This design comes from an exercise in tuning for small area and a short achievable clock period on the open sky130 flow, not from production work. Only simulation tests tie the RTL to the original design; equivalence was not proved. Power and IR drop assume default switching activity.

## flow/design.v

```verilog
`timescale 1ns / 1ps
module n_mux #(parameter WIDTH = 1)(
			input select,
			input [WIDTH - 1:0] inA,
			input [WIDTH - 1:0] inB,
			output [WIDTH - 1:0] out
			);
			assign out = select ? inA : inB;
endmodule
`timescale 1ns / 1ps
module mux_four_n #(parameter WIDTH = 1)(
			input [1:0] 		  select,
			input [WIDTH - 1:0] inA,  
			input [WIDTH - 1:0] inB,  
			input [WIDTH - 1:0] inC,  
			input [WIDTH - 1:0] inD,  
			output [WIDTH - 1:0] out
			);
			assign out = select[1] ? select[0] ? inA : inB : select[0] ? inC : inD;
endmodule
`timescale 1ns / 1ps
module sign_extender(
			input [5:0] opcode,
			input [15:0] in,
			output [31:0] out
			);
			reg [31:0] out_reg;
			assign out = out_reg;
			always @(*) begin
				if((opcode == 6'b001100)||  
					(opcode == 6'b001101)||  
					(opcode == 6'b001110)||  
					(opcode == 6'b100100)||  
					(opcode == 6'b100101))   
					begin
						out_reg <= {16'b0,in};
					end
				else out_reg <= {{16{in[15]}},in};
			end	
endmodule			
module ctr_unit(
		input [31:0] instruction,
		output [1:0] RegDst,
		output Branch,
		output re_in,
		output [1:0]MemToReg,
		output [5:0] func_in,
		output we_in,
		output ALUSrc,
		output RegWrite,
		output [1:0] jump,
		output [1:0] size_in,
		output [1:0] load_sel,
		output mem_sel
);
	reg [1:0] RegDst_reg;
	reg Branch_reg;
	reg re_in_reg;
	reg [1:0]MemToReg_reg;
	reg [5:0] func_in_reg;
	reg we_in_reg;
	reg ALUSrc_reg;
	reg RegWrite_reg;
	reg [1:0]jump_reg;
	reg [1:0] size_in_reg;
	reg [1:0] load_sel_reg;
	reg mem_sel_reg;
	assign RegDst = RegDst_reg;
	assign Branch = Branch_reg;
	assign re_in = re_in_reg;
	assign MemToReg = MemToReg_reg;
	assign func_in =func_in_reg;
	assign we_in = we_in_reg;
	assign ALUSrc = ALUSrc_reg;
	assign RegWrite = RegWrite_reg;
	assign jump = jump_reg;
	assign size_in = size_in_reg;
	assign load_sel = load_sel_reg;
	assign mem_sel = mem_sel_reg;
	always @(*)
		begin
			if(instruction[31:26] == 6'b000000)  
			begin
				load_sel_reg <= 2'b11;
				mem_sel_reg <= 1'b1;
				if((instruction[5:0] == 6'b101010) || 
					(instruction[5:0] == 6'b101011) || 
					(instruction[5:0] == 6'b000000) || 
					(instruction[5:0] == 6'b001000) || 
					(instruction[5:0] == 6'b001001))
					begin
						case(instruction[5:0])
								6'b101010: 	begin  
													func_in_reg <= 6'b101000;
													RegDst_reg <= 2'b11; 
													ALUSrc_reg <= 1'b0;
													RegWrite_reg <= 1'b1;
													re_in_reg <= 1'b0;
													Branch_reg <= 1'b0;
													size_in_reg <= 2'b11;
													jump_reg <= 2'b01;
													we_in_reg <= 1'b0;
													MemToReg_reg <= 2'b10;
												end
								6'b101011:  begin  
													func_in_reg <= 6'b101001;
													RegDst_reg <= 2'b11; 
													ALUSrc_reg <= 1'b0;
													RegWrite_reg <= 1'b1;
													re_in_reg <= 1'b0;
													Branch_reg <= 1'b0;
													size_in_reg <= 2'b11;
													jump_reg <= 2'b01;
													we_in_reg <= 1'b0;
													MemToReg_reg <= 2'b10;
												end
								6'b000000:	begin  
													func_in_reg <= 6'b100000;
													RegDst_reg <= 2'b10; 
													ALUSrc_reg <= 1'b0;
													RegWrite_reg <= 1'b0;
													re_in_reg <= 1'b0;
													Branch_reg <= 1'b0;
													size_in_reg <= 2'b11;
													jump_reg <= 2'b00;
													we_in_reg <= 1'b0;
													MemToReg_reg <= 2'b10;
												end
								6'b001000:	begin  
													func_in_reg <= 6'b111010;
													ALUSrc_reg <= 1'b0;
													re_in_reg <= 1'b0;
													Branch_reg <= 1'b0;
													size_in_reg <= 2'b11;
													jump_reg <= 2'b00;
													we_in_reg <= 1'b0;
													MemToReg_reg <= 2'b10;
													RegDst_reg <= 2'b11;
													RegWrite_reg <= 1'b1;
												end
								6'b001001:	begin  
													func_in_reg <= 6'b111010;
													ALUSrc_reg <= 1'b0;
													re_in_reg <= 1'b0;
													Branch_reg <= 1'b0;
													size_in_reg <= 2'b11;
													jump_reg <= 2'b00;
													we_in_reg <= 1'b1;
													MemToReg_reg <= 2'b00;
													RegDst_reg <= 2'b11;
													RegWrite_reg <= 1'b1;
												end
								default: begin
													func_in_reg <= instruction[5:0];
													ALUSrc_reg <= 1'b0;
													re_in_reg <= 1'b0;
													Branch_reg <= 1'b0;
													size_in_reg <= 2'b11;
													jump_reg <= 2'b01;
													we_in_reg <= 1'b0;
													MemToReg_reg <= 2'b10;
													RegDst_reg <= 2'b11;
													RegWrite_reg <= 1'b1;
											end
						endcase
					end
				else
					begin  
						func_in_reg <= instruction[5:0];
						ALUSrc_reg <= 1'b0;
						re_in_reg <= 1'b0;
						Branch_reg <= 1'b0;
						size_in_reg <= 2'b11;
						jump_reg <= 2'b01;
						we_in_reg <= 1'b0;
						MemToReg_reg <= 2'b10;
						RegDst_reg <= 2'b11;
						RegWrite_reg <= 1'b1;
					end
			end
			else if((instruction[31:26] == 6'b000010) || (instruction[31:26] == 6'b000011)) begin  
				ALUSrc_reg <= 1'b0;
				re_in_reg <= 1'b0;
				we_in_reg <= 1'b0;
				jump_reg <= 2'b11;
				MemToReg_reg <= 2'b00;
				func_in_reg <= 6'b111010;
				size_in_reg <= 2'b11;
				Branch_reg <= 1'b0;
				load_sel_reg <= 2'b11;
				mem_sel_reg <= 1'b1;
				case(instruction[31:26])
					6'b000010: begin
										RegDst_reg <= 2'b00;
										RegWrite_reg <= 1'b0;
								  end
					6'b000011: begin
										RegDst_reg <= 2'b01;
										RegWrite_reg <= 1'b1;
								  end
					default:	  begin
										RegDst_reg <= 2'b00;
										RegWrite_reg <= 1'b0;
									end
				endcase			
			end
			else begin										 
				jump_reg <= 2'b01;
				case(instruction[31:26])
					6'b100011:	begin  
										func_in_reg <= 6'b100000; 
										RegDst_reg <= 2'b10;
										ALUSrc_reg <= 1'b1;
										RegWrite_reg <= 1'b1;
										re_in_reg <= 1'b1;
										we_in_reg <= 1'b0;
										MemToReg_reg <= 2'b11;
										Branch_reg <= 1'b0;
										size_in_reg <= 2'b11;
										load_sel_reg <= 2'b11;
										mem_sel_reg <= 1'b1;
									end
					6'b101011:	begin  
										func_in_reg <= 6'b100000;
										RegDst_reg <= 2'b00;
										ALUSrc_reg <= 1'b1;
										RegWrite_reg <= 1'b0;
										re_in_reg <= 1'b0;
										we_in_reg <= 1'b1;
										MemToReg_reg <= 2'b11;
										Branch_reg <= 1'b0;
										size_in_reg <= 2'b11;
										load_sel_reg <= 2'b11;
										mem_sel_reg <= 1'b1;
									end
					6'b001000:	begin  
										func_in_reg <= 6'b100000;
										RegDst_reg <= 2'b10;
										ALUSrc_reg <= 1'b1;
										RegWrite_reg <= 1'b1;
										re_in_reg <= 1'b0;
										we_in_reg <= 1'b0;
										MemToReg_reg <= 2'b10;
										Branch_reg <= 1'b0;
										size_in_reg <= 2'b11;
										load_sel_reg <= 2'b11;
										mem_sel_reg <= 1'b1;
									end
					6'b100000:	begin  
										func_in_reg <= 6'b100000;
										RegDst_reg <= 2'b10;
										ALUSrc_reg <= 1'b1;
										RegWrite_reg <= 1'b1;
										re_in_reg <= 1'b1;
										we_in_reg <= 1'b0;
										MemToReg_reg <= 2'b11;
										Branch_reg <= 1'b0;
										size_in_reg <= 2'b00;
										load_sel_reg <= 2'b11;
										mem_sel_reg <= 1'b0;
									end
					6'b100001:	begin  
										func_in_reg <= 6'b100000;
										RegDst_reg <= 2'b10;
										ALUSrc_reg <= 1'b1;
										RegWrite_reg <= 1'b1;
										re_in_reg <= 1'b1;
										we_in_reg <= 1'b0;
										MemToReg_reg <= 2'b11;
										Branch_reg <= 1'b0;
										size_in_reg <= 2'b01;
										load_sel_reg <= 2'b10;
										mem_sel_reg <= 1'b0;
									end
					6'b101000:	begin  
										func_in_reg <= 6'b100000;
										RegDst_reg <= 2'b00;
										ALUSrc_reg <= 1'b1;
										RegWrite_reg <= 1'b0;
										re_in_reg <= 1'b0;
										we_in_reg <= 1'b1;
										MemToReg_reg <= 2'b11;
										Branch_reg <= 1'b0;
										size_in_reg <= 2'b00;
										load_sel_reg <= 2'b11;
										mem_sel_reg <= 1'b1;
									end
					6'b101001:	begin  
										func_in_reg <= 6'b100000;
										RegDst_reg <= 2'b00;
										ALUSrc_reg <= 1'b1;
										RegWrite_reg <= 1'b0;
										re_in_reg <= 1'b0;
										we_in_reg <= 1'b1;
										MemToReg_reg <= 2'b11;
										Branch_reg <= 1'b0;
										size_in_reg <= 2'b01;
										load_sel_reg <= 2'b11;
										mem_sel_reg <= 1'b1;
									end
					6'b100100:	begin  
										func_in_reg <= 6'b100000;
										RegDst_reg <= 2'b10;
										ALUSrc_reg <= 1'b1;
										RegWrite_reg <= 1'b1;
										re_in_reg <= 1'b1;
										we_in_reg <= 1'b0;
										MemToReg_reg <= 2'b11;
										Branch_reg <= 1'b0;
										size_in_reg <= 2'b00;
										load_sel_reg <= 2'b01;
										mem_sel_reg <= 1'b0;
									end
					6'b100101:	begin  
										func_in_reg <= 6'b100000;
										RegDst_reg <= 2'b10;
										ALUSrc_reg <= 1'b1;
										RegWrite_reg <= 1'b1;
										re_in_reg <= 1'b1;
										we_in_reg <= 1'b0;
										MemToReg_reg <= 2'b11;
										Branch_reg <= 1'b0;
										size_in_reg <= 2'b01;
										load_sel_reg <= 2'b00;
										mem_sel_reg <= 1'b0;
									end
					6'b000100:	begin  
										func_in_reg <= 6'b111100;
										RegDst_reg <= 2'b00;
										ALUSrc_reg <= 1'b0;
										RegWrite_reg <= 1'b0;
										re_in_reg <= 1'b0;
										we_in_reg <= 1'b0;
										MemToReg_reg <= 2'b10;
										Branch_reg <= 1'b0;
										size_in_reg <= 2'b11;
										load_sel_reg <= 2'b11;
										mem_sel_reg <= 1'b1;
									end
					6'b000101:	begin  
										func_in_reg <= 6'b111101;
										RegDst_reg <= 2'b00;
										ALUSrc_reg <= 1'b0;
										RegWrite_reg <= 1'b0;
										re_in_reg <= 1'b0;
										we_in_reg <= 1'b0;
										MemToReg_reg <= 2'b10;
										Branch_reg <= 1'b0;
										size_in_reg <= 2'b11;
										load_sel_reg <= 2'b11;
										mem_sel_reg <= 1'b1;
									end
					6'b000001:	begin  
										if(instruction[20:16] == 5'b00001)	begin  
											func_in_reg <= 6'b111000;
										end
										else if(instruction[20:16] == 5'b00000) begin  
											func_in_reg <= 6'b111001;
										end else begin
											func_in_reg <= 6'b000000;
										end
										RegDst_reg <= 2'b00;
										ALUSrc_reg <= 1'b0;
										RegWrite_reg <= 1'b0;
										re_in_reg <= 1'b0;
										we_in_reg <= 1'b0;
										MemToReg_reg <= 2'b10;
										Branch_reg <= 1'b0;
										size_in_reg <= 2'b11;
										load_sel_reg <= 2'b11;
										mem_sel_reg <= 1'b1;
									end
					6'b000110:	begin  
										func_in_reg <= 6'b111110;
										RegDst_reg <= 2'b00;
										ALUSrc_reg <= 1'b0;
										RegWrite_reg <= 1'b0;
										re_in_reg <= 1'b0;
										we_in_reg <= 1'b0;
										MemToReg_reg <= 2'b10;
										Branch_reg <= 1'b0;
										size_in_reg <= 2'b11;
										load_sel_reg <= 2'b11;
										mem_sel_reg <= 1'b1;
									end
					6'b000111:	begin  
										func_in_reg <= 6'b111111;
										RegDst_reg <= 2'b00;
										ALUSrc_reg <= 1'b0;
										RegWrite_reg <= 1'b0;
										re_in_reg <= 1'b0;
										we_in_reg <= 1'b0;
										MemToReg_reg <= 2'b10;
										Branch_reg <= 1'b0;
										size_in_reg <= 2'b11;
										load_sel_reg <= 2'b11;
										mem_sel_reg <= 1'b1;
									end
					6'b001001:	begin  
										func_in_reg <= 6'b100001;
										RegDst_reg <= 2'b10;
										ALUSrc_reg <= 1'b1;
										RegWrite_reg <= 1'b1;
										re_in_reg <= 1'b0;
										we_in_reg <= 1'b0;
										MemToReg_reg <= 2'b10;
										Branch_reg <= 1'b0;
										size_in_reg <= 2'b11;
										load_sel_reg <= 2'b11;
										mem_sel_reg <= 1'b1;
									end
					6'b001100:	begin  
										func_in_reg <= 6'b100100;
										RegDst_reg <= 2'b10;
										ALUSrc_reg <= 1'b1;
										RegWrite_reg <= 1'b1;
										re_in_reg <= 1'b0;
										we_in_reg <= 1'b0;
										MemToReg_reg <= 2'b10;
										Branch_reg <= 1'b0;
										size_in_reg <= 2'b11;
										load_sel_reg <= 2'b11;
										mem_sel_reg <= 1'b1;
									end
					6'b001101:	begin  
										func_in_reg <= 6'b100101;
										RegDst_reg <= 2'b10;
										ALUSrc_reg <= 1'b1;
										RegWrite_reg <= 1'b1;
										re_in_reg <= 1'b0;
										we_in_reg <= 1'b0;
										MemToReg_reg <= 2'b10;
										Branch_reg <= 1'b0;
										size_in_reg <= 2'b11;
										load_sel_reg <= 2'b11;
										mem_sel_reg <= 1'b1;
									end
					6'b001110:	begin  
										func_in_reg <= 6'b100110;
										RegDst_reg <= 2'b10;
										ALUSrc_reg <= 1'b1;
										RegWrite_reg <= 1'b1;
										re_in_reg <= 1'b0;
										we_in_reg <= 1'b0;
										MemToReg_reg <= 2'b10;
										Branch_reg <= 1'b0;
										size_in_reg <= 2'b11;
										load_sel_reg <= 2'b11;
										mem_sel_reg <= 1'b1;
									end
					6'b001111:	begin  
										func_in_reg <= 6'b100000;  
										RegDst_reg <= 2'b10;
										ALUSrc_reg <= 1'b1;
										RegWrite_reg <= 1'b1;
										re_in_reg <= 1'b0;
										we_in_reg <= 1'b0;
										MemToReg_reg <= 2'b01;
										Branch_reg <= 1'b0;
										size_in_reg <= 2'b01;
										load_sel_reg <= 2'b11;
										mem_sel_reg <= 1'b1;
									end
					default: begin
										func_in_reg <= 6'b100000;  
										RegDst_reg <= 2'b10;
										ALUSrc_reg <= 1'b1;
										RegWrite_reg <= 1'b0;
										re_in_reg <= 1'b0;
										we_in_reg <= 1'b0;
										MemToReg_reg <= 2'b01;
										Branch_reg <= 1'b0;
										size_in_reg <= 2'b01;
										load_sel_reg <= 2'b11;
										mem_sel_reg <= 1'b1;
								end
				endcase
			end
		end
endmodule
`timescale 1ns / 1ps
module register(
			input clk,
			input rst,
			input [4:0] read1,
			input [4:0] read2,
			input [4:0] write,
			input  we,
			input [31:0] write_data,
			output [31:0] read_data1,
			output [31:0] read_data2
			);
			reg [31:0] registers [0:31];  
			wire [31:0] rd1_raw = registers[read1];
			wire [31:0] rd2_raw = registers[read2];
			assign read_data1 = rst ? 32'b0 : (we && write != 5'b00000 && write == read1) ? write_data : rd1_raw;
			assign read_data2 = rst ? 32'b0 : (we && write != 5'b00000 && write == read2) ? write_data : rd2_raw;
			integer k;
			always @(posedge clk)
			   begin
				if(rst)
					begin
						for (k = 0; k < 32; k = k + 1)
							registers[k] <= 0;
					end
				else if(we)
					begin
						if(write != 5'b00000)
							begin
								registers[write] <= write_data;
							end
					end
				end
endmodule
`timescale 1ns / 1ps
module alu(
	input [5:0] Func_in, 
	input [31:0] A_in, 
	input [31:0] B_in,
	output reg [31:0] O_out,
	output reg Branch_out, 
	output reg Jump_out
);
	reg [31:0]	AdderInputB;
	reg			AdderCarryIn;
	reg [31:0]	AdderOut;
	reg [31:0] LogicOut;
	reg [31:0] SltOut;
	reg [31:0] BranchOut;
	reg Sign;
	reg Zero;
	reg LTZ;
	reg LEZ;
	reg GTZ;
	reg GEZ;
	reg Eq;
	reg DoBranch,DoJump;
	always @(*) begin
		if (Func_in[1]) begin
			AdderInputB = ~B_in;
		end else begin
			AdderInputB = B_in;
		end
		AdderOut = A_in + AdderInputB + Func_in[1];
		case (Func_in[1:0])
			2'b00:
			LogicOut = A_in & B_in;
			2'b01:
			LogicOut = A_in | B_in;
			2'b10:
			LogicOut = A_in ^ B_in;
			2'b11:
			LogicOut = ~(A_in | B_in);
		endcase
		if (Func_in[0]) begin
			SltOut = A_in < B_in;
		end else begin
			SltOut = $signed(A_in) < $signed(B_in);
		end
		BranchOut = A_in;
		Sign = A_in[31];
		Zero = A_in[31:0] == 32'b0;
		LTZ = Sign;
		LEZ = Sign || Zero;
		GTZ = ~Sign && ~Zero;
		GEZ = ~Sign;
		Eq = A_in == B_in;
		DoBranch = 1'b0;
		DoJump = 1'b0;
		case (Func_in[2:0])
			3'b000:  
				DoBranch = LTZ;
			3'b001:  
				DoBranch = GEZ;
			3'b010:  
				DoJump = 1'b1;
			3'b011:  
				DoJump = 1'b1;
			3'b100:  
				DoBranch = Eq;
			3'b101:  
				DoBranch = ~Eq;				
			3'b110:  
				DoBranch = LEZ;
			3'b111:  
				DoBranch = GTZ;
			default:
				DoBranch = 1'b0;
		endcase
		Branch_out = 1'b0;
		Jump_out = 1'b0;
		if (Func_in[5:2] == 4'b1000) begin
			O_out = AdderOut;
		end else if (Func_in[5:2] == 4'b1001) begin
			O_out = LogicOut;
		end else if (Func_in[5:3] == 3'b101) begin
			O_out = SltOut;
		end else if (Func_in[5:3] == 3'b111) begin
			O_out = BranchOut;
			Branch_out = DoBranch;
			Jump_out = DoJump;
		end else begin
			O_out = 32'b0;
		end
	end
endmodule
`timescale 1ns / 1ps
module pc (
			input clk,
			input rst,
			input [31:0]PC_next,
			output [31:0] PC_out
			);
			reg [31:0] PC_reg;
			parameter [31:0] rst_value = 32'h003FFFFC;
			assign PC_out = PC_reg;
			always @(posedge clk)
			begin
				if(rst)
					begin
						PC_reg <= rst_value;
					end
				else PC_reg <= PC_next;
			end
endmodule
`timescale 1ns/1ps
module pc_jumper(
			input [31:0] instruction,
			input [31:0] PC_add_four,
			input [31:0] sign_extend,
			input [31:0] read_data1,
			input [1:0] jump,
			output [31:0] PC_jump
			); 
			wire [31:0] j_type;
			wire [31:0] branch;
			reg [31:0] branch_reg;
			assign branch = branch_reg;
			assign j_type = {PC_add_four[31:28],instruction[25:0],2'b00};
			mux_four_n #(.WIDTH(32)) pc_jump_mux(
						.select(jump),
						.inA(j_type),
						.inB(j_type),
						.inC(branch),
						.inD(read_data1),
						.out(PC_jump)
						);
			always@(*)begin
				branch_reg = (sign_extend << 2) + PC_add_four;
			end
endmodule
module loader(
				input [31:0] mem_out,
				input [1:0] load_sel,
				input mem_sel,
				input [1:0] pos,
				output [31:0] load_out
			);
			wire [31:0] load;
			wire [31:0] lb;
			wire [31:0] lh;
			wire [31:0] lbu;
			wire [31:0] lhu;
			reg [31:0] lb_reg;
			reg [31:0] lh_reg;
			reg [31:0] lbu_reg;
			reg [31:0] lhu_reg;
			assign lb = lb_reg;
			assign lh = lh_reg;
			assign lbu = lbu_reg;
			assign lhu = lhu_reg;
			always @(*) begin
				case(pos)
					2'b00:begin
								lb_reg <={{24{mem_out[7]}},mem_out[7:0]};
								lh_reg <={{16{mem_out[15]}},mem_out[15:0]};
								lbu_reg <={24'b0,mem_out[7:0]};
								lhu_reg <={16'b0,mem_out[15:0]};
							end
					2'b01:begin
								lb_reg <={{24{mem_out[15]}},mem_out[15:8]};
								lh_reg <={{16{mem_out[15]}},mem_out[15:0]};
								lbu_reg <={24'b0,mem_out[15:8]};
								lhu_reg <={16'b0,mem_out[15:0]};
							end
					2'b10:begin
								lb_reg <={{24{mem_out[23]}},mem_out[23:16]};
								lh_reg <={{16{mem_out[31]}},mem_out[31:16]};
								lbu_reg <={24'b0,mem_out[23:16]};
								lhu_reg <={16'b0,mem_out[31:16]};
							end
					2'b11:begin
								lb_reg <={{24{mem_out[31]}},mem_out[31:24]};
								lh_reg <={{16{mem_out[31]}},mem_out[31:16]};
								lbu_reg <={24'b0,mem_out[31:24]};
								lhu_reg <={16'b0,mem_out[31:16]};
							end
					default: begin
									lb_reg <={{24{mem_out[7]}},mem_out[7:0]};
									lh_reg <={{16{mem_out[15]}},mem_out[15:0]};
									lbu_reg <={24'b0,mem_out[7:0]};
									lhu_reg <={16'b0,mem_out[15:0]};
								end
				endcase
			end
			mux_four_n #(.WIDTH(32))
				loader_mux(
				.select(load_sel),
				.inA(lb),
				.inB(lh),
				.inC(lbu),
				.inD(lhu),
				.out(load)
				);
			n_mux #(.WIDTH(32))
				mem_mux(
				.select(mem_sel),
				.inA(mem_out),
				.inB(load),
				.out(load_out)
				);
endmodule
`timescale 1ns / 1ps
module serial_buffer	(
	input	clock,
	input	reset,
	input [31:0] addr_in,
	output reg [31:0] data_out,
	input	re_in,
	input [31:0] data_in,
	input we_in,
	input	s_data_valid_in,  
	input [7:0] s_data_in,
	input	s_data_ready_in,  
	output s_rden_out,
	output [7:0] s_data_out,
	output s_wren_out
	);
	parameter MEM_ADDR = 16'hffff;
	always @(*) begin
		case(addr_in[3:2])
			2'h0:
				data_out = {31'b0, s_data_valid_in};
			2'h1:
				data_out = {24'b0, s_data_in};
			2'h2:
				data_out = {31'b0, s_data_ready_in};
			2'h3:
				data_out = {32'b0};
		endcase
	end
	reg	read_en;
	reg	write_en;
	reg [7:0] sbyte;
	assign s_rden_out = read_en;
	assign s_wren_out = write_en;
	assign s_data_out = sbyte;
	always @(posedge clock) begin
		if (reset) begin
			read_en <= 1'b0;
			write_en <= 1'b0;
			sbyte <= 8'b0;
		end else begin
			read_en <= 1'b0;
			write_en <= 1'b0;
			if (addr_in[31:16] == MEM_ADDR) begin
				if (re_in && (addr_in[3:2] == 2'h1)) begin  
					read_en <= 1'b0;
				end
				if (we_in && (addr_in[3:2] == 2'h3)) begin  
					sbyte <= data_in[7:0];
					write_en <= 1'b1;
				end
			end
		end
	end
endmodule
`timescale 1ns / 1ps
module data_memory(
	input clock,
	input reset,
	input		[31:0]	addr_in,
	input		[31:0]	writedata_in,
	input					re_in,
	input					we_in,
	input		[1:0]		size_in,
	output	reg [31:0]	readdata_out,
	input		[7:0]		serial_in,
	input					serial_ready_in,
	input					serial_valid_in,
	output	[7:0]		serial_out,
	output				serial_rden_out,
	output				serial_wren_out,
	output	[31:0]	dmem_addr,
	output	[31:0]	dmem_wdata,
	output	reg [3:0]	dmem_wstrb,
	input		[31:0]	dmem_rdata
);
	wire	[31:0]	data_readdata_serial;
	wire	[31:0]	data_readdata_data;
	wire	[31:0]	data_readdata_stack;
	always @(*) begin
		case(addr_in[31:16])
			16'h1000:
				readdata_out <= data_readdata_data;
			16'h7fff:
				readdata_out <= data_readdata_stack;
			16'hffff:
				readdata_out <= data_readdata_serial;
			default:
				readdata_out <= 32'b0;
		endcase
	end
	assign data_readdata_data = dmem_rdata;
	assign data_readdata_stack = dmem_rdata;
	assign dmem_addr = addr_in;
	reg [3:0] rowWE;
	always @(*) begin
		case(size_in)
			2'b00: rowWE <= { addr_in[1:0] == 3, addr_in[1:0] == 2, addr_in[1:0] == 1, addr_in[1:0] == 0 };
			2'b01: rowWE <= { {2{addr_in[1:0] == 2}}, {2{addr_in[1:0]==0}}};
			2'b10: rowWE <= 4'b0000;  
			2'b11: rowWE <= { {4{addr_in[1:0] == 0}} };
		endcase
	end
	reg	[31:0]	write_data;
	assign dmem_wdata = write_data;
	always @(*) begin
		case(size_in)
			2'b00: write_data <= {writedata_in[7:0], writedata_in[7:0], writedata_in[7:0], writedata_in[7:0]};
			2'b01: write_data <= {writedata_in[15:0], writedata_in[15:0]};
			default: write_data <= writedata_in[31:0];
		endcase
	end
	always @(*) begin
		if (reset || !we_in) dmem_wstrb = 4'b0000;
		else dmem_wstrb = rowWE;
	end
	serial_buffer	
		#(
		.MEM_ADDR(16'hffff)
		)
		ser
		(
		.clock(clock),
		.reset(reset),
		.addr_in(addr_in),
		.data_out(data_readdata_serial),
		.re_in(re_in),
		.data_in(writedata_in),
		.we_in(we_in),
		.s_data_valid_in(serial_valid_in),
		.s_data_ready_in(serial_ready_in),
		.s_data_in(serial_in),
		.s_rden_out(serial_rden_out),
		.s_data_out(serial_out),
		.s_wren_out(serial_wren_out)
	);
endmodule
`timescale 1ns / 1ps
module instruction_fetch(
						input clk,
						input rst,
						input	PC_mux_sel,
						input [31:0] PC_jump,
						input stall,
						output reg [31:0] PC_add_four_out,
						output reg [31:0] instruction_out,
						output [31:0] imem_addr,
						input [31:0] imem_rdata
						);
	reg [31:0] PC_add_four_reg;
	wire [31:0] instruction;
	wire [31:0] PC_add_four;
	wire [31:0] PC_next;
	wire [31:0] PC;
	assign PC_add_four = PC_add_four_reg;
	always @(posedge clk) begin
		if(PC_mux_sel) begin
			PC_add_four_out <= 32'b0;
			instruction_out <= 32'b0;
		end else begin
			PC_add_four_out <= PC_add_four;
			instruction_out <= instruction;
		end
	end
	always @(*) begin
		if(stall) begin
			PC_add_four_reg <= PC;
		end else begin
			PC_add_four_reg <= PC + 32'd4;
		end
	end
	n_mux #(.WIDTH(32))
				PC_mux(
				.select(PC_mux_sel),
				.inA(PC_jump),
				.inB(PC_add_four),
				.out(PC_next)
				);
	pc program_counter(
				.clk(clk),
				.rst(rst),
				.PC_next(PC_next),
				.PC_out(PC)
				);
	reg [31:0] rom_out;
	assign imem_addr = PC_next;
	assign instruction = {rom_out[7:0],rom_out[15:8],rom_out[23:16],rom_out[31:24]};  
	always @(posedge clk) begin
		if (rst) begin
			rom_out <= 32'h00000000;
		end else begin
			rom_out <= imem_rdata;
		end
	end
endmodule
module Instruction_decode(
				input clk,
				input rst,
				input forward1,
				input forward2,
				input BorJ,
				input [31:0] instruction_if,
				input [31:0] PC_add_four_if,
				input [4:0] write_data_in_in,
				input RegWrite_in,
				input [31:0] write_data,
				output reg [31:0] instruction_out,
				output reg [31:0] PC_add_four_out,
				output reg [31:0] sign_extend_out,
				output reg [31:0] read_data1_out,
				output reg [31:0] read_data2_out,
				output reg [4:0] write_data_in_out,
				output reg re_in_out,
				output reg [1:0] MemToReg_out,
				output reg [5:0] func_in_out,
				output reg we_in_out,
				output reg ALUSrc_out,
				output reg RegWrite_out,
				output reg [1:0] jump_out,
				output reg [1:0] size_in_out,
				output reg[1:0] load_sel_out,
				output reg mem_sel_out,
				output reg stall_out
				);
	wire Branch;
	wire [31:0] sign_extend;
	wire [31:0] read_data1;
	wire [31:0] read_data2;
	wire [4:0] write_data_in;
	wire [1:0] RegDst;
	wire re_in;
	wire [1:0] MemToReg;
	wire [5:0] func_in;
	wire we_in;
	wire ALUSrc;
	wire RegWrite;
	wire [1:0] jump;
	wire [1:0] size_in;
	wire [1:0] load_sel;
	wire mem_sel;
	wire stall;
	reg stall_reg;
	assign stall = stall_reg;
	wire [31:0] instruction_stall;
	wire [31:0] PC_add_four_stall;
	reg [31:0] instruction_stall_reg;
	reg [31:0] PC_add_four_stall_reg;
	assign instruction_stall = instruction_stall_reg;
	assign PC_add_four_stall = PC_add_four_stall_reg;
	wire [31:0] instruction;
	wire [31:0] PC_add_four;
	reg [31:0] instruction_reg;
	reg [31:0] PC_add_four_reg;
	assign instruction = instruction_reg;
	assign PC_add_four = PC_add_four_reg;
	always @(posedge clk) begin
		instruction_stall_reg <= instruction_if;
		PC_add_four_stall_reg <= PC_add_four_if;
		stall_reg <= stall_out;
	end
	always @(*) begin
		if(stall) begin
			instruction_reg <= instruction_stall;
			PC_add_four_reg <=  PC_add_four_stall;
		end else begin
			instruction_reg <= instruction_if;
			PC_add_four_reg <= PC_add_four_if;
		end
	end
	always @(*) begin
		if(instruction_out[20:16] == 5'b00000) begin
			stall_out <= 1'b0;
		end
		else if((instruction_out[31:26] == 6'b100011) ||
			(instruction_out[31:26] == 6'b100000) ||
			(instruction_out[31:26] == 6'b100001) ||
			(instruction_out[31:26] == 6'b100100) ||
			(instruction_out[31:26] == 6'b100101) ||
			(instruction_out[31:26] == 6'b001111)
			) begin
			case(instruction[31:26])
				6'b000000: begin  
									if((instruction[25:21] == instruction_out[20:16]) || (instruction[20:16] == instruction_out[20:16])) begin
										stall_out <= 1'b1;
									end else begin
										stall_out <= 1'b0;
									end
								end
				6'b101011: begin  
									if((instruction[25:21] == instruction_out[20:16]) || (instruction[20:16] == instruction_out[20:16])) begin
										stall_out <= 1'b1;
									end else begin
										stall_out <= 1'b0;
									end
								end
				6'b101000: begin  
									if((instruction[25:21] == instruction_out[20:16]) || (instruction[20:16] == instruction_out[20:16])) begin
										stall_out <= 1'b1;
									end else begin
										stall_out <= 1'b0;
									end
								end
				6'b101001: begin  
									if((instruction[25:21] == instruction_out[20:16]) || (instruction[20:16] == instruction_out[20:16])) begin
										stall_out <= 1'b1;
									end else begin
										stall_out <= 1'b0;
									end
								end
				default: begin
									if(instruction[25:21] == instruction_out[20:16]) begin
										stall_out <= 1'b1;
									end else begin
										stall_out <= 1'b0;
									end
								end
			endcase
			end
			else begin
				stall_out <= 1'b0;
			end
	end
	always @(posedge clk) begin
		if(stall_out || BorJ) begin
			instruction_out <= 32'b0;
			PC_add_four_out <= 32'b0;
			sign_extend_out <= 32'b0;
			read_data1_out <= 32'b0;
			read_data2_out <= 32'b0;
			write_data_in_out <= 5'b0;
			re_in_out <= 1'b0;
			MemToReg_out <= 2'b0;
			func_in_out <= 6'b0;
			we_in_out <= 1'b0;
			ALUSrc_out <=  1'b0;
			RegWrite_out <= 1'b0;
			jump_out <= 2'b0;
			size_in_out <= 2'b0;
			load_sel_out <= 2'b0;
			mem_sel_out <= 1'b0;
		end else begin
			instruction_out <= instruction;
			PC_add_four_out <= PC_add_four;
			sign_extend_out <= sign_extend;
			read_data1_out <= read_data1;
			read_data2_out <= read_data2;
			write_data_in_out <= write_data_in;
			re_in_out <= re_in;
			MemToReg_out <= MemToReg;
			func_in_out <= func_in;
			we_in_out <= we_in;
			ALUSrc_out <=  ALUSrc;
			RegWrite_out <= RegWrite;
			jump_out <= jump;
			size_in_out <= size_in;
			load_sel_out <= load_sel;
			mem_sel_out <= mem_sel;
		end
	end
	mux_four_n #(.WIDTH(5))
				write_mux(
				.select(RegDst),
				.inA(instruction[15:11]),
				.inB(instruction[20:16]),
				.inC(5'b11111),
				.inD(5'b11111),
				.out(write_data_in)
				);
	ctr_unit ctr(
				.instruction(instruction),
				.RegDst(RegDst),
				.Branch(Branch),
				.re_in(re_in),
				.func_in(func_in),
				.MemToReg(MemToReg),
				.we_in(we_in),
				.ALUSrc(ALUSrc),
				.RegWrite(RegWrite),
				.jump(jump),
				.size_in(size_in),
				.load_sel(load_sel),
				.mem_sel(mem_sel)
				);
	register registers(	
				.clk(clk),
				.rst(rst),
				.we(RegWrite_in),
				.read1(instruction[25:21]),
				.read2(instruction[20:16]),
				.write(write_data_in_in),
				.write_data(write_data),
				.read_data1(read_data1),
				.read_data2(read_data2)
				);
	sign_extender se(
				.opcode(instruction[31:26]),
				.in(instruction[15:0]),
				.out(sign_extend)
				);
endmodule
module execution (
				input clk,
				input [31:0] instruction_wb,
				input [31:0] write_data_wb,
				input [4:0] write_data_in_mem,
				input RegWrite_mem,
				input [31:0] alu_out_mem,
				input [31:0] instruction,
				input [31:0] PC_add_four,
				input [31:0] sign_extend,
				input [31:0] read_data1,
				input [31:0] read_data2,
				input [4:0] write_data_in,
				input re_in,
				input [1:0] MemToReg,
				input [5:0] func_in,
				input we_in,
				input ALUSrc,
				input RegWrite,
				input [1:0] jump,
				input [1:0] size_in,
				input [1:0] load_sel,
				input mem_sel,
				output reg [31:0] instruction_out,
				output reg [4:0] write_data_in_out,
				output reg RegWrite_out,
				output reg re_in_out,
				output reg we_in_out,
				output reg [1:0] MemToReg_out,
				output reg [1:0] size_in_out,
				output reg [1:0] load_sel_out,
				output reg mem_sel_out,
				output reg [31:0] PC_jump_out,
				output reg [31:0] alu_out_out,
				output reg [31:0] read_data2_out,
				output reg [31:0] PC_add_four_out,
				output reg BorJ,
				output reg forward1,
				output reg forward2
				);
	wire [31:0] alu_in_b;
	wire [31:0] PC_jump;
	wire [31:0] alu_out;
	wire BranchOut;
	wire JumpOut;
	wire [31:0] read_data2_fi;
	reg [31:0] read_data2_fi_reg;
	assign read_data2_fi = read_data2_fi_reg;
	wire [31:0] alu_in_a;
	reg [31:0] alu_in_a_reg;
	assign alu_in_a = alu_in_a_reg;
	wire [31:0] alu_in_b_fi;
	reg [31:0] alu_in_b_fi_reg;
	assign alu_in_b_fi = alu_in_b_fi_reg;
	reg [4:0] write_data_in_reg;
	reg [31:0] alu_out_reg;
	reg RegWrite_reg;
	wire [4:0] write_data_in_reg_wire;
	wire [31:0] alu_out_reg_wire;
	wire RegWrite_reg_wire;
	assign write_data_in_reg_wire = write_data_in_reg;
	assign alu_out_reg_wire = alu_out_reg;
	assign RegWrite_reg_wire = RegWrite_reg;
	always @(posedge clk) begin
		write_data_in_reg <= write_data_in;
		alu_out_reg <= alu_out;
		RegWrite_reg <= RegWrite;
		if(BorJ) begin
			write_data_in_out <= 5'b0;
			RegWrite_out <= 1'b0;
			re_in_out <= 1'b0;
			we_in_out <= 1'b0;
			MemToReg_out <= 2'b0;
			size_in_out <= 2'b0;
			load_sel_out <= 2'b0;
			mem_sel_out <= 1'b0;
			PC_jump_out <= 32'b0;
			alu_out_out <= 32'b0;
			read_data2_out <= 32'b0;
			BorJ <= 1'b0;
			instruction_out <= 32'b0;
			PC_add_four_out <= 32'b0;
		end else begin
			write_data_in_out <= write_data_in;
			RegWrite_out <= RegWrite;
			re_in_out <= re_in;
			we_in_out <= we_in;
			MemToReg_out <= MemToReg;
			size_in_out <= size_in;
			load_sel_out <= load_sel;
			mem_sel_out <= mem_sel;
			PC_jump_out <= PC_jump;
			alu_out_out <= alu_out;
			read_data2_out <= read_data2_fi;
			BorJ <= BranchOut || JumpOut;
			instruction_out <= instruction;
			PC_add_four_out <= PC_add_four;
		end
	end
	always @(*) begin
		if(((instruction_wb[31:26] == 6'b100011) ||
			(instruction_wb[31:26] == 6'b100000) ||
			(instruction_wb[31:26] == 6'b100001) ||
			(instruction_wb[31:26] == 6'b100100) ||
			(instruction_wb[31:26] == 6'b100101) ||
			(instruction_wb[31:26] == 6'b001111)) && ((instruction[25:21] == instruction_wb[20:16]) || (instruction[20:16] == instruction_wb[20:16]))
			) begin  
			case(instruction[31:26]) 
				6'b000000: begin
									read_data2_fi_reg <= read_data2;
									if(instruction[25:21] == instruction_wb[20:16]) begin
										alu_in_a_reg <= write_data_wb;
										forward1 <= 1'b1;
										if((instruction[20:16] == write_data_in_reg_wire) && RegWrite_reg_wire) begin
											alu_in_b_fi_reg <= alu_out_reg_wire;
											forward2 <= 1'b1;
										end else begin
											alu_in_b_fi_reg <= alu_in_b;
											forward2 <= 1'b0;
										end
									end else begin
										alu_in_a_reg <= read_data1;
										forward1 <= 1'b0;
									end
									if(instruction[20:16] == instruction_wb[20:16]) begin
										alu_in_b_fi_reg <= write_data_wb;
										forward2 <= 1'b1;
										if((instruction[25:21] == write_data_in_reg_wire) && RegWrite_reg_wire) begin
											alu_in_a_reg <= alu_out_reg_wire;
											forward1 <= 1'b1;
										end else begin
											alu_in_a_reg <= read_data1;
											forward1 <= 1'b0;
										end
									end else begin
										alu_in_b_fi_reg <= alu_in_b;
										forward2 <= 1'b0;
									end
								end
				6'b101011: begin  
									if(instruction[25:21] == instruction_wb[20:16]) begin
										alu_in_a_reg <= write_data_wb;
										forward1 <= 1'b1;
									end else begin
										alu_in_a_reg <= read_data1;
										forward1 <= 1'b0;
									end
									if(instruction[20:16] == instruction_wb[20:16]) begin
										alu_in_b_fi_reg <= alu_in_b;
										forward2 <= 1'b1;
										read_data2_fi_reg <= write_data_wb;
									end else begin
										alu_in_b_fi_reg <= alu_in_b;
										forward2 <= 1'b0;
										read_data2_fi_reg <= read_data2;
									end
								end
				6'b101000: begin  
									if(instruction[25:21] == instruction_wb[20:16]) begin
										alu_in_a_reg <= write_data_wb;
										forward1 <= 1'b1;
									end else begin
										alu_in_a_reg <= read_data1;
										forward1 <= 1'b0;
									end
									if(instruction[20:16] == instruction_wb[20:16]) begin
										alu_in_b_fi_reg <= alu_in_b;
										forward2 <= 1'b1;
										read_data2_fi_reg <= write_data_wb;
									end else begin
										alu_in_b_fi_reg <= alu_in_b;
										forward2 <= 1'b0;
										read_data2_fi_reg <= read_data2;
									end
								end
				6'b101001: begin  
									if(instruction[25:21] == instruction_wb[20:16]) begin
										alu_in_a_reg <= write_data_wb;
										forward1 <= 1'b1;
									end else begin
										alu_in_a_reg <= read_data1;
										forward1 <= 1'b0;
									end
									if(instruction[20:16] == instruction_wb[20:16]) begin
										alu_in_b_fi_reg <= alu_in_b;
										forward2 <= 1'b1;
										read_data2_fi_reg <= write_data_wb;
									end else begin
										alu_in_b_fi_reg <= alu_in_b;
										forward2 <= 1'b0;
										read_data2_fi_reg <= read_data2;
									end
								end
				default: begin
									if(instruction[25:21] == instruction_wb[20:16]) begin
										alu_in_a_reg <= write_data_wb;
										forward1 <= 1'b1;
									end else begin
										alu_in_a_reg <= read_data1;
										forward1 <= 1'b0;
									end
									alu_in_b_fi_reg <= alu_in_b;
									forward2 <= 1'b0;
									read_data2_fi_reg <= read_data2;
								end
			endcase
		end else begin
			if((instruction[25:21] == write_data_in_reg_wire) && RegWrite_reg_wire) begin
				alu_in_a_reg <= alu_out_reg_wire;
				forward1 <= 1'b1;
			end else begin
				if((instruction[25:21] == write_data_in_mem) && RegWrite_mem) begin
					alu_in_a_reg <= alu_out_mem;
					forward1 <= 1'b1;
				end else begin
					alu_in_a_reg <= read_data1;
					forward1 <= 1'b0;
				end
			end
			case(instruction[31:26])
				6'b000000: begin
							read_data2_fi_reg <= read_data2;
							if((instruction[20:16] == write_data_in_reg_wire) && RegWrite_reg_wire) begin
								alu_in_b_fi_reg <= alu_out_reg_wire;
								forward2 <= 1'b1;
							end else begin
								if((instruction[20:16] == write_data_in_mem) && RegWrite_mem) begin
									alu_in_b_fi_reg <= alu_out_mem;
									forward2 <= 1'b1;
								end else begin
									alu_in_b_fi_reg <= alu_in_b;
									forward2 <= 1'b0;
								end
							end
						end
				6'b101011: begin  
								if((instruction[20:16] == write_data_in_reg_wire) && RegWrite_reg_wire) begin
									alu_in_b_fi_reg <= alu_in_b;
									read_data2_fi_reg <= alu_out_reg_wire;
									forward2 <= 1'b1;
								end else begin
									if((instruction[20:16] == write_data_in_mem) && RegWrite_mem) begin
										alu_in_b_fi_reg <= alu_in_b;
										forward2 <= 1'b1;
										read_data2_fi_reg <= alu_out_mem;
									end else begin
										alu_in_b_fi_reg <= alu_in_b;
										forward2 <= 1'b0;
										read_data2_fi_reg <= read_data2;
									end
								end
							end
				6'b101000: begin  
								if((instruction[20:16] == write_data_in_reg_wire) && RegWrite_reg_wire) begin
									alu_in_b_fi_reg <= alu_in_b;
									read_data2_fi_reg <= alu_out_reg_wire;
									forward2 <= 1'b1;
								end else begin
									if((instruction[20:16] == write_data_in_mem) && RegWrite_mem) begin
										alu_in_b_fi_reg <= alu_in_b;
										forward2 <= 1'b1;
										read_data2_fi_reg <= alu_out_mem;
									end else begin
										alu_in_b_fi_reg <= alu_in_b;
										forward2 <= 1'b0;
										read_data2_fi_reg <= read_data2;
									end
								end
							end
				6'b101001: begin  
								if((instruction[20:16] == write_data_in_reg_wire) && RegWrite_reg_wire) begin
									alu_in_b_fi_reg <= alu_in_b;
									read_data2_fi_reg <= alu_out_reg_wire;
									forward2 <= 1'b1;
								end else begin
									if((instruction[20:16] == write_data_in_mem) && RegWrite_mem) begin
										alu_in_b_fi_reg <= alu_in_b;
										forward2 <= 1'b1;
										read_data2_fi_reg <= alu_out_mem;
									end else begin
										alu_in_b_fi_reg <= alu_in_b;
										forward2 <= 1'b0;
										read_data2_fi_reg <= read_data2;
									end
								end
							end
				6'b000100: begin  
							read_data2_fi_reg <= read_data2;
							if((instruction[20:16] == write_data_in_reg_wire) && RegWrite_reg_wire) begin
								alu_in_b_fi_reg <= alu_out_reg_wire;
								forward2 <= 1'b1;
							end else begin
								if((instruction[20:16] == write_data_in_mem) && RegWrite_mem) begin
									alu_in_b_fi_reg <= alu_out_mem;
									forward2 <= 1'b1;
								end else begin
									alu_in_b_fi_reg <= alu_in_b;
									forward2 <= 1'b0;
								end
							end
						end
				6'b000101: begin  
							read_data2_fi_reg <= read_data2;
							if((instruction[20:16] == write_data_in_reg_wire) && RegWrite_reg_wire) begin
								alu_in_b_fi_reg <= alu_out_reg_wire;
								forward2 <= 1'b1;
							end else begin
								if((instruction[20:16] == write_data_in_mem) && RegWrite_mem) begin
									alu_in_b_fi_reg <= alu_out_mem;
									forward2 <= 1'b1;
								end else begin
									alu_in_b_fi_reg <= alu_in_b;
									forward2 <= 1'b0;
								end
							end
						end
				default: begin
								alu_in_b_fi_reg <= alu_in_b;
								forward2 <= 1'b0;
								read_data2_fi_reg <= read_data2;
							end
			endcase
		end
	end
	n_mux #(.WIDTH(32))
			alu_mux(
			.select(ALUSrc),
			.inA(sign_extend),
			.inB(read_data2),
			.out(alu_in_b)
			);
	pc_jumper pc_jumper(
				.instruction(instruction),
				.PC_add_four(PC_add_four),
				.sign_extend(sign_extend),
				.read_data1(alu_in_a),
				.jump(jump),
				.PC_jump(PC_jump)
				);
	alu alu(
		.Func_in(func_in),
		.A_in(alu_in_a),
		.B_in(alu_in_b_fi),
		.O_out(alu_out),
		.Branch_out(BranchOut),
		.Jump_out(JumpOut)	
		);	
endmodule
module Memory (
				input [7:0] serial_in,
				input serial_valid_in,
				input serial_ready_in,
				input [31:0] instruction,
				input [31:0] PC_add_four,
				input clk,
				input rst,
				input [4:0] write_data_in,
				input RegWrite,
				input re_in,
				input we_in,
				input [1:0] MemToReg,
				input [1:0] size_in,
				input [1:0] load_sel,
				input mem_sel,
				input [31:0] alu_out,
				input [31:0] read_data2,
				output reg [31:0] instruction_out,
				output reg [4:0] write_data_in_out,
				output reg RegWrite_out,
				output reg [1:0] MemToReg_out,
				output reg [1:0] load_sel_out,
				output reg mem_sel_out,
				output reg [31:0] memory_out_out,
				output reg [31:0] alu_out_out,
				output reg [31:0] PC_add_four_out,
				output reg [7:0] serial_out_out,
				output reg serial_rden_out_out,
				output reg serial_wren_out_out,
				output [31:0] dmem_addr,
				output [31:0] dmem_wdata,
				output [3:0] dmem_wstrb,
				input [31:0] dmem_rdata
			);
			wire [31:0] memory_out;
			wire [7:0] serial_out;
			wire serial_rden_out;
			wire serial_wren_out;
			always @(posedge clk) begin
				write_data_in_out <= write_data_in;
				RegWrite_out <= RegWrite;
				MemToReg_out <= MemToReg;
				load_sel_out <= load_sel;
				mem_sel_out <= mem_sel;
				memory_out_out <= memory_out;
				alu_out_out <= alu_out;
				serial_out_out <= serial_out;
				serial_rden_out_out <= serial_rden_out;
				serial_wren_out_out <= serial_wren_out;
				instruction_out <= instruction;
				PC_add_four_out <= PC_add_four;
			end
			data_memory
				rom (
				 .clock(clk),
				 .reset(rst),
				.addr_in(alu_out),
				.writedata_in(read_data2),
				.re_in(re_in),
				.we_in(we_in),
				.size_in(size_in),
				.readdata_out(memory_out),
				.serial_in(serial_in),
				.serial_ready_in(serial_ready_in),
				.serial_valid_in(serial_valid_in),
				.serial_out(serial_out),
				.serial_rden_out(serial_rden_out),
				.serial_wren_out(serial_wren_out),
				.dmem_addr(dmem_addr),
				.dmem_wdata(dmem_wdata),
				.dmem_wstrb(dmem_wstrb),
				.dmem_rdata(dmem_rdata)
				);
endmodule
module Write_Back(
					input [31:0] instruction,
					input [31:0] PC_add_four,
					input [1:0] MemToReg,
					input [1:0] load_sel,
					input mem_sel,
					input [31:0] memory_out,
					input [31:0] alu_out,
					output [31:0] write_data
					);
	wire [31:0] load_out;
	mux_four_n #(.WIDTH(32))
				write_data_mux(
				.select(MemToReg),
				.inA(load_out),
				.inB(alu_out),
				.inC({instruction[15:0],16'b0}),
				.inD(PC_add_four),
				.out(write_data)
				);
	loader loader(
				.mem_out(memory_out),
				.load_sel(load_sel),
				.mem_sel(mem_sel),
				.pos(alu_out[1:0]),
				.load_out(load_out)
			);
endmodule
`timescale 1ns / 1ps
module processor(
		input clock,
		input reset,
		input [7:0] serial_in,
		input serial_valid_in,
		input serial_ready_in,
		output [7:0] serial_out,
		output serial_rden_out,
		output serial_wren_out,
		output [31:0] imem_addr,
		input [31:0] imem_rdata,
		output [31:0] dmem_addr,
		output [31:0] dmem_wdata,
		output [3:0] dmem_wstrb,
		input [31:0] dmem_rdata
);
	wire [31:0] PC_jump;
	wire [31:0] write_data;
	wire [31:0] read_data1;
	wire [31:0] read_data2_id;
	wire [31:0] read_data2_exe;
	wire [31:0] memory_out;
	wire [31:0] alu_out_exe;
	wire [31:0] alu_out_mem;
	wire [31:0] sign_extend;
	wire ALUSrc;
	wire [5:0] ALUop;
	wire [1:0] jump;
	wire [4:0] write_data_in_out_id;
	wire [4:0] write_data_in_out_exe;
	wire [4:0] write_data_in_out_mem;
	wire RegWrite_out_id;
	wire RegWrite_out_exe;
	wire RegWrite_out_mem;
	wire [31:0] instruction_out_id;
	wire [31:0] instruction_out_if;
	wire [31:0] instruction_out_exe;
	wire [31:0] instruction_out_mem;
	wire [31:0] PC_add_four_out_if;
	wire [31:0] PC_add_four_out_id;
	wire [31:0] PC_add_four_out_exe;
	wire [31:0] PC_add_four_out_mem;
	wire re_in_out_id;
	wire re_in_out_exe;
	wire we_in_out_id;
	wire we_in_out_exe;
	wire [1:0] MemToReg_out_id;
	wire [1:0] MemToReg_out_exe;
	wire [1:0] MemToReg_out_mem;
	wire [1:0] size_in_out_id;
	wire [1:0] size_in_out_exe;
	wire [1:0] load_sel_out_id;
	wire [1:0] load_sel_out_exe;
	wire [1:0] load_sel_out_mem;
	wire mem_sel_out_id;
	wire mem_sel_out_exe;
	wire mem_sel_out_mem;
	wire BorJ;
	wire stall;
	wire forward1;
	wire forward2;
	instruction_fetch IF(
						.clk(clock),
						.rst(reset),
						.PC_mux_sel(BorJ),
						.PC_jump(PC_jump),
						.stall(stall),
						.PC_add_four_out(PC_add_four_out_if),
						.instruction_out(instruction_out_if),
						.imem_addr(imem_addr),
						.imem_rdata(imem_rdata)
						);
	 Instruction_decode ID(
				.clk(clock),
				.rst(reset),
				.forward1(forward1),
				.forward2(forward2),
				.BorJ(BorJ),
				.instruction_if(instruction_out_if),
				.PC_add_four_if(PC_add_four_out_if),
				.write_data_in_in(write_data_in_out_mem),
				.RegWrite_in(RegWrite_out_mem),
				.write_data(write_data),
				.instruction_out(instruction_out_id),
				.PC_add_four_out(PC_add_four_out_id),
				.sign_extend_out(sign_extend),
				.read_data1_out(read_data1),
				.read_data2_out(read_data2_id),
				.write_data_in_out(write_data_in_out_id),
				.re_in_out(re_in_out_id),
				.MemToReg_out(MemToReg_out_id),
				.func_in_out(ALUop),
				.we_in_out(we_in_out_id),
				.ALUSrc_out(ALUSrc),
				.RegWrite_out(RegWrite_out_id),
				.jump_out(jump),
				.size_in_out(size_in_out_id),
				.load_sel_out(load_sel_out_id),
				.mem_sel_out(mem_sel_out_id),
				.stall_out(stall)
				);
	execution EXE(
				.clk(clock),
				.instruction_wb(instruction_out_mem),
				.write_data_wb(write_data),
				.write_data_in_mem(write_data_in_out_mem),
				.RegWrite_mem(RegWrite_out_mem),
				.alu_out_mem(alu_out_mem),
				.instruction(instruction_out_id),
				.PC_add_four(PC_add_four_out_id),
				.sign_extend(sign_extend),
				.read_data1(read_data1),
				.read_data2(read_data2_id),
				.write_data_in(write_data_in_out_id),
				.re_in(re_in_out_id),
				.MemToReg(MemToReg_out_id),
				.func_in(ALUop),
				.we_in(we_in_out_id),
				.ALUSrc(ALUSrc),
				.RegWrite(RegWrite_out_id),
				.jump(jump),
				.size_in(size_in_out_id),
				.load_sel(load_sel_out_id),
				.mem_sel(mem_sel_out_id),
				.instruction_out(instruction_out_exe),
				.write_data_in_out(write_data_in_out_exe),
				.RegWrite_out(RegWrite_out_exe),
				.re_in_out(re_in_out_exe),
				.we_in_out(we_in_out_exe),
				.MemToReg_out(MemToReg_out_exe),
				.size_in_out(size_in_out_exe),
				.load_sel_out(load_sel_out_exe),
				.mem_sel_out(mem_sel_out_exe),
				.PC_jump_out(PC_jump),
				.alu_out_out(alu_out_exe),
				.read_data2_out(read_data2_exe),
				.PC_add_four_out(PC_add_four_out_exe),
				.BorJ(BorJ),
				.forward1(forward1),
				.forward2(forward2)
				);
	Memory MEM(
				.serial_in(serial_in),
				.serial_valid_in(serial_valid_in),
				.serial_ready_in(serial_ready_in),
				.instruction(instruction_out_exe),
				.PC_add_four(PC_add_four_out_exe),
				.clk(clock),
				.rst(reset),
				.write_data_in(write_data_in_out_exe),
				.RegWrite(RegWrite_out_exe),
				.re_in(re_in_out_exe),
				.we_in(we_in_out_exe),
				.MemToReg(MemToReg_out_exe),
				.size_in(size_in_out_exe),
				.load_sel(load_sel_out_exe),
				.mem_sel(mem_sel_out_exe),
				.alu_out(alu_out_exe),
				.read_data2(read_data2_exe),
				.instruction_out(instruction_out_mem),
				.write_data_in_out(write_data_in_out_mem),
				.RegWrite_out(RegWrite_out_mem),
				.MemToReg_out(MemToReg_out_mem),
				.load_sel_out(load_sel_out_mem),
				.mem_sel_out(mem_sel_out_mem),
				.memory_out_out(memory_out),
				.alu_out_out(alu_out_mem),
				.PC_add_four_out(PC_add_four_out_mem),
				.serial_out_out(serial_out),
				.serial_rden_out_out(serial_rden_out),
				.serial_wren_out_out(serial_wren_out),
				.dmem_addr(dmem_addr),
				.dmem_wdata(dmem_wdata),
				.dmem_wstrb(dmem_wstrb),
				.dmem_rdata(dmem_rdata)
			);
	Write_Back WB(
				.instruction(instruction_out_mem),
				.PC_add_four(PC_add_four_out_mem),
				.MemToReg(MemToReg_out_mem),
				.load_sel(load_sel_out_mem),
				.mem_sel(mem_sel_out_mem),
				.memory_out(memory_out),
				.alu_out(alu_out_mem),
				.write_data(write_data)
				);
endmodule
```

## flow/run.sh

```bash
#!/bin/bash
# synth_recipe.tcl (not shown) runs the flow's synth.tcl, then flattens the netlist and writes it again
# the make line also repeats each setting of config.mk as NAME=value (left out here)
make -C /OpenROAD-flow-scripts/flow DESIGN_CONFIG=/design/flow/config.mk WORK_HOME=/design/flow/orfs CLKGATE_MAP_FILE= SYNTH_SCRIPT=/design/flow/synth_recipe.tcl finish
```

## flow/config.mk

```make
export PLATFORM = sky130hd
export DESIGN_NAME = processor
export DESIGN_NICKNAME = processor
export VERILOG_FILES = /design/flow/design.v
export SDC_FILE = /design/flow/constraint.sdc
export NUM_CORES = 4
export LEC_CHECK = 0
export CAP_MARGIN = 20
export CORE_MARGIN = 2
export CORE_UTILIZATION = 40
export SLEW_MARGIN = 20
```

## flow/constraint.sdc

```tcl
create_clock -name core_clock -period 10.0 [get_ports {clock}]
set_input_delay 2.0000 -clock core_clock [delete_from_list [all_inputs] [get_ports {clock}]]
set_output_delay 2.0000 -clock core_clock [all_outputs]
set_load 0.01 [all_outputs]
```

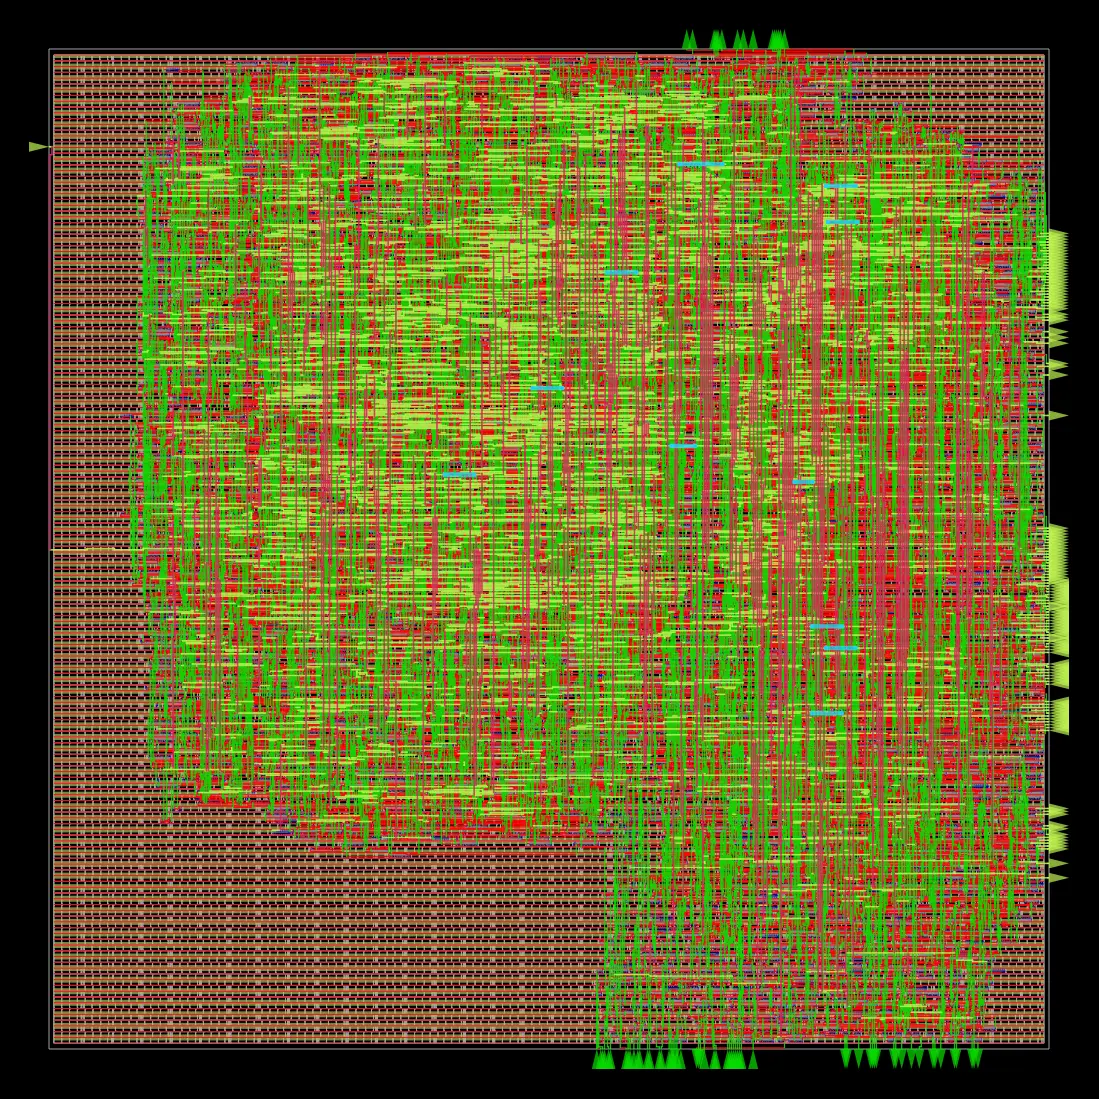
**Above:** signal routing as the flow saved it.
via count: 72,500
overall global routing resource usage: 31.8%

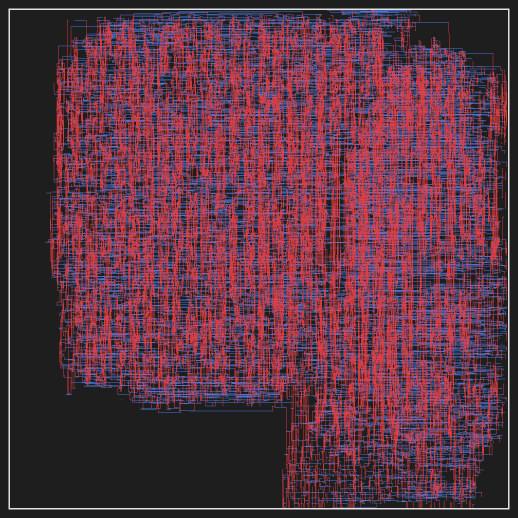
**Above:** routed metal, one color a layer.
Only two layers are drawn.
red -> M2  # wire length 157 mm
blue -> M1  # wire length 133 mm

==> flow_summary.toml <==
[place]
gp_routability_congestion = 1.02
dp_slack_ns = 2.99
dp.final_hpwl_um = 230000
dp_cells = 11400
io_buffer_count = 184

[logic_synthesis]
synth_adder_area_share_pct = 2.29
dominant_combinational_cell_family_by_area_after_synthesis = "simple AND/OR/NAND/NOR gates"
synthesis.area_per_instance_um2 = 9.84
post_synth_instance_area_mm2 = 0.0871
synth_flop_cell = "sky130_fd_sc_hd__edfxtp_1"
ys_seq_area_share_pct = 51.5
asyncSetResetFlopFracSynth_pct = 0
synthesized_area_fraction_occupied_by_ao_oa_aoi_and_oai_cells_pct = 10.7
synth_mux_area_share_pct = 9.68
number_of_flops_mapped_to_enable_cells_by_yosys = 1024
synth_simple_gate_area_share_pct = 20.0
yosysWarnings = 13
synth.distinct_cells = 104
netlist_instances = 8855
postSynthRegisterBits = 1729
synth_xor_area_share_pct = 1.64

[worst_setup_path]
crit_path_max_fanout = 43
crit_arrival_ns = 5.87
critical_path.endpoint_type = "output pin"
worst_path_dominant_cell_family = "simple AND/OR/NAND/NOR gates"
critPathRequiredTime_ns = 8.00
setup.worst_path.start_class = "register"
worst-path-buf-inv = 3
timing.setup.critical_path_class = "register to output pin"
critical-path-slowest-cell = "sky130_fd_sc_hd__dfxtp_4"
worst_path_largest_cell_delay_ns = 0.85
worstPathCellList = "mux2i_4 -> buf_4 -> xor2_1 -> nand4_1 -> or4_1 -> a2111oi_4 -> buf_4 -> nand4b_2 -> or3_1 -> nor4_1 -> xor2_1 -> mux2_2 -> clkdlybuf4s50_1"

[layout]
final_cell_mix = "sky130_fd_sc_hd__nand2_1 (1,512), sky130_fd_sc_hd__nor2_1 (1,328), sky130_fd_sc_hd__edfxtp_1 (1,024), sky130_fd_sc_hd__dfxtp_1 (697), sky130_fd_sc_hd__nand3_1 (366)"
fillers = 20300
largest_register_ff_count = 1024
share_of_layout_cells_above_drive_strength_1_pct = 11.5
final_cells = 11700
num-nets-final = 8926
largest_reg_by_ff_count = "ID.registers.registers"
layout_commonest_cell = "sky130_fd_sc_hd__nand2_1"
area_added_between_synthesis_and_finish_pct = 12.6

[route]
remaining_drc_errors = 0
wl_per_cell_um = 30.9
dr.pass1.iters = 17
avgViaCountPerCell = 6.19
antenna_violating_nets_post_route = 0
drt_first_iter_violations = 10200
postRouteWirelength_um = 362000

[die]
fp.dieH_um = 471
initial_utilization_pct = 40.2
die_area_mm2 = 0.222
floorplan.die.width_um = 471
pin_count = 186

[timing]
grt_setup_unrepaired = "false"
finalSetupViolations = 0
worst_pin_slew_ns = 1.28
setup_tns_ns = 0
maxSlewHeadroom_pct = 14.0
drv_slew = 0
timing.clock.skew_ns = 0.0918
fin_crit_ns = 7.87
post-route-worst-setup-slack_ns = 2.13
hold_violations = 0
min_period_over_period_pct = 78.7
fmax_ghz = 0.127

[clock_tree]
cts-buffers-inserted = 183
h_tree_depth = 4
cts_num_sinks = 1729
tritoncts = "yes"
cts-root-buf = "sky130_fd_sc_hd__clkbuf_16"
cts_resized = 0
cts_setup_buffers = 0
clk-insertion-delay-late_ns = 0.89
worst_setup_hold_path_clk_slew_ns = 0.07
cts_hold_repair.buffers = 0
clock_tree.buffer_depth = 3

[power]
power.share.clock_pct = 29.7
p_comb_share_pct = 29.7
power.density_cell_area_mw_per_mm2 = 235
sw_frac_of_total_pct = 37.5
total_switching_power_mw = 8.65
max-vdd-ir-drop_uv = 198
internal_portion_of_total_power_mw = 14.4
leakagePower_nw = 36.6
seqPwrFrac_pct = 40.6

[global_route]
gr-total-overflow = 0
grt_pass1_vias = 69100
initial_antenna_violation_count = 28
grt_pass1_wl_um = 510000
grt_max_degree = 117

[run_status]
status = "timing/DRC/antenna clean"

[flow_run]
max-cap-violations = 0

[hold_path]
worstHoldPathType = "register to register"
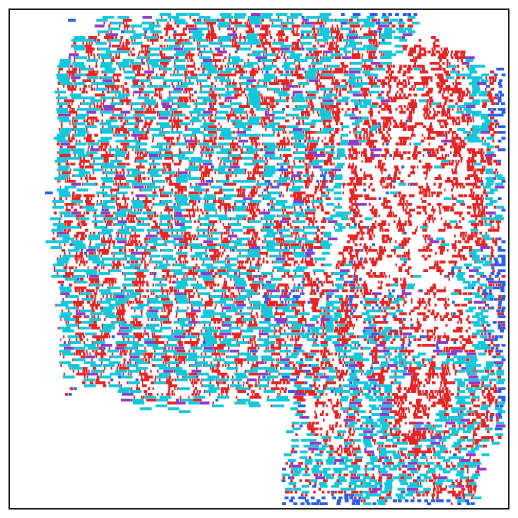
**Above:** placement by cell class.
cyan -> registers  # cells 1,729, share of their area 48%
purple -> clock drivers and dummy loads  # cells 334, share of their area 6.4%
blue -> remaining buffers and delay cells  # cells 409, share of their area 3.9%
red -> remaining logic cells  # cells 6,369, share of their area 42%
post-layout util: 45.3%
cell row count: 171
area inside the core boundary: 0.217 mm2
sequential share of cell area: 45.8%

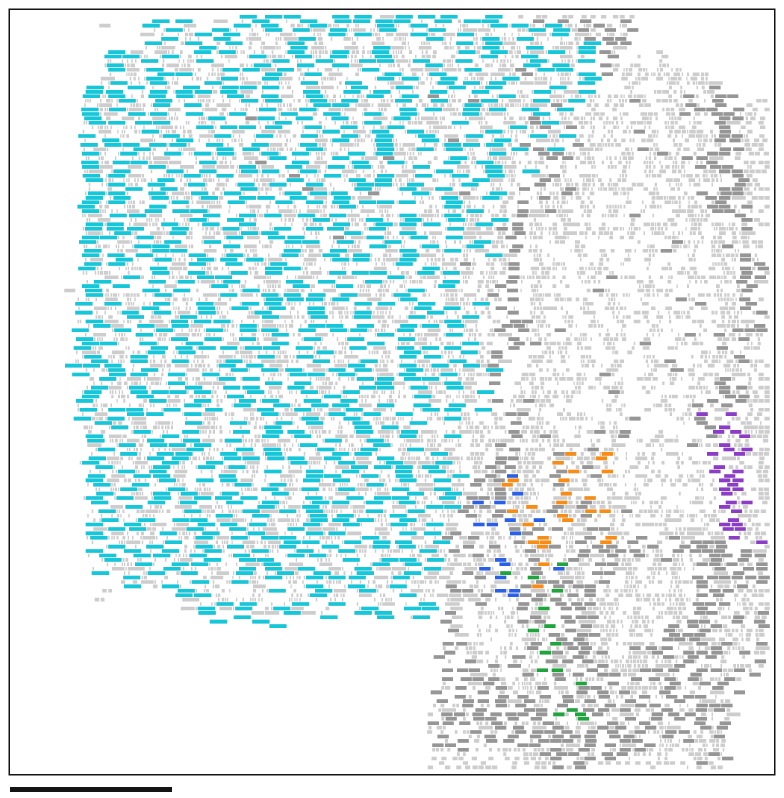
**Above:** sequential cells colored by netlist name.
The bar under the picture is 100 um long. Other sequential cells in the stronger gray, the rest of the logic in the fainter gray.
blue -> ID.instruction_out  # flops 17
green -> ID.sign_extend_out  # flops 16
cyan -> ID.registers.registers  # flops 1,024
purple -> MEM.memory_out_out  # flops 32, where east
orange -> MEM.instruction_out  # flops 27
power drawn by the sequential cells: 9.35 mW
area occupied by registers: 0.0449 mm2

## cell families after synthesis
logic type	after synthesis
muxes	505
adders and majority gates	158
xor gates and xnor gates	163
DFF	1729
and+or+nand+nor	4000
buffers and inverters	938
other	1
AOI/OAI and AO/OA	1361
## through the flow
step | power, mW | cell area, um2 | hold WS [ns] | util, %
after floorplan | 12.8 | 87200 | 0.310 | -
after global placement | 16.0 | 92000 | 0.310 | 42.4
after detailed placement | 16.0 | 92000 | 0.312 | 42.5
after CTS | 22.8 | 98000 | 0.312 | 45.2
after global routing | 23.7 | 98100 | 0.315 | 45.2
final | 23.0 | 98100 | 0.302 | 45.3
## final timing paths
kind                            slack [ns]                      from  cells after the start                       end
worst max-delay path                  2.13              ID.stall_reg                     13             imem_addr[25]
worst min register to register        0.30  EXE.write_data_in_out[4]                      0  MEM.write_data_in_out[4]
worst max register to register        2.91        MEM.alu_out_out[1]                     21       EXE.alu_out_out[30]
worst min-delay path                  0.30  EXE.write_data_in_out[4]                      0  MEM.write_data_in_out[4]
## power by group through the flow
| stage | Clock [mW] | Combinational [mW] | Sequential (mW) |
|---|---|---|---|
| global route | 7.16 | 7.13 | 9.38 |
| finish | 6.85 | 6.85 | 9.35 |
| global placement | 0 | 6.55 | 9.43 |
| detailed placement | 0 | 6.60 | 9.43 |
| CTS | 6.90 | 6.63 | 9.30 |
| floorplan | 0 | 3.93 | 8.85 |
## cell type report
class | instances | area, um2 | area share [%]
clock buffers | 235 | 4970 | 5.07
inverters | 149 | 559 | 0.570
multi-input cells | 6220 | 39300 | 40.1
well taps | 2854 | 3570 | 3.64
diodes | 13 | 32.5 | 0.0332
repair buffers | 409 | 3690 | 3.76
flip-flops and latches | 1729 | 44900 | 45.8
clock inverters | 99 | 1040 | 1.06
## metal layers
metal | wire length, um | track usage, % | vias to the layer above
met4 | 28800 | 21.8 | 22
met2 | 157000 | 47.6 | 5016
met5 | 149 | 0 | -
met1 | 133000 | 40.0 | 35400
li1 | - | - | 31000
met3 | 42700 | 8.73 | 1059
## cell usage after synthesis, drive strengths merged (145+ instances only)
library cell  count  share of area, %
mux4            257               6.6
mux2i           145               1.7
nand3           367               2.1
a311oi          229               2.3
edfxtp         1024                35
clkbuf          672               2.9
dfxtp           705                16
o21ai           192               1.1
and3            206               1.5
a21oi           345               2.0
inv             149              0.64
ha              156               2.2
nor2b           229               1.6
nor2           1335               5.8
nand2          1512               6.5

==> static timing again, ports no longer ideal <==
How much do the figures lean on ideal ports? The routed layout below was timed once more, with nothing changed but the port constraints.
Step 1 sets driving cells, clkbuf_16 on the clock port and buf_2 on the other inputs (assumed; they add their load-dependent delay and slew).
Step 2 adds t to the input delays and takes it off the output delays; t is the mean of the earliest and latest rising clock arrival at the registers after step 1. Input paths then give back, and output paths get back, about the clock's delay inside the block.
Slacks: no drivers / after step 1 / after step 2; pairs: no drivers / after step 1.
t (ns): 0.934
setup slack, ns: 2.132 / 2.040 / 2.915
worst setup path at the end: register to register
After both steps setup and hold are still met in this run. For this run, drivers alone change the setup slack by -0.092 ns; drivers and shift together by +0.783 ns.
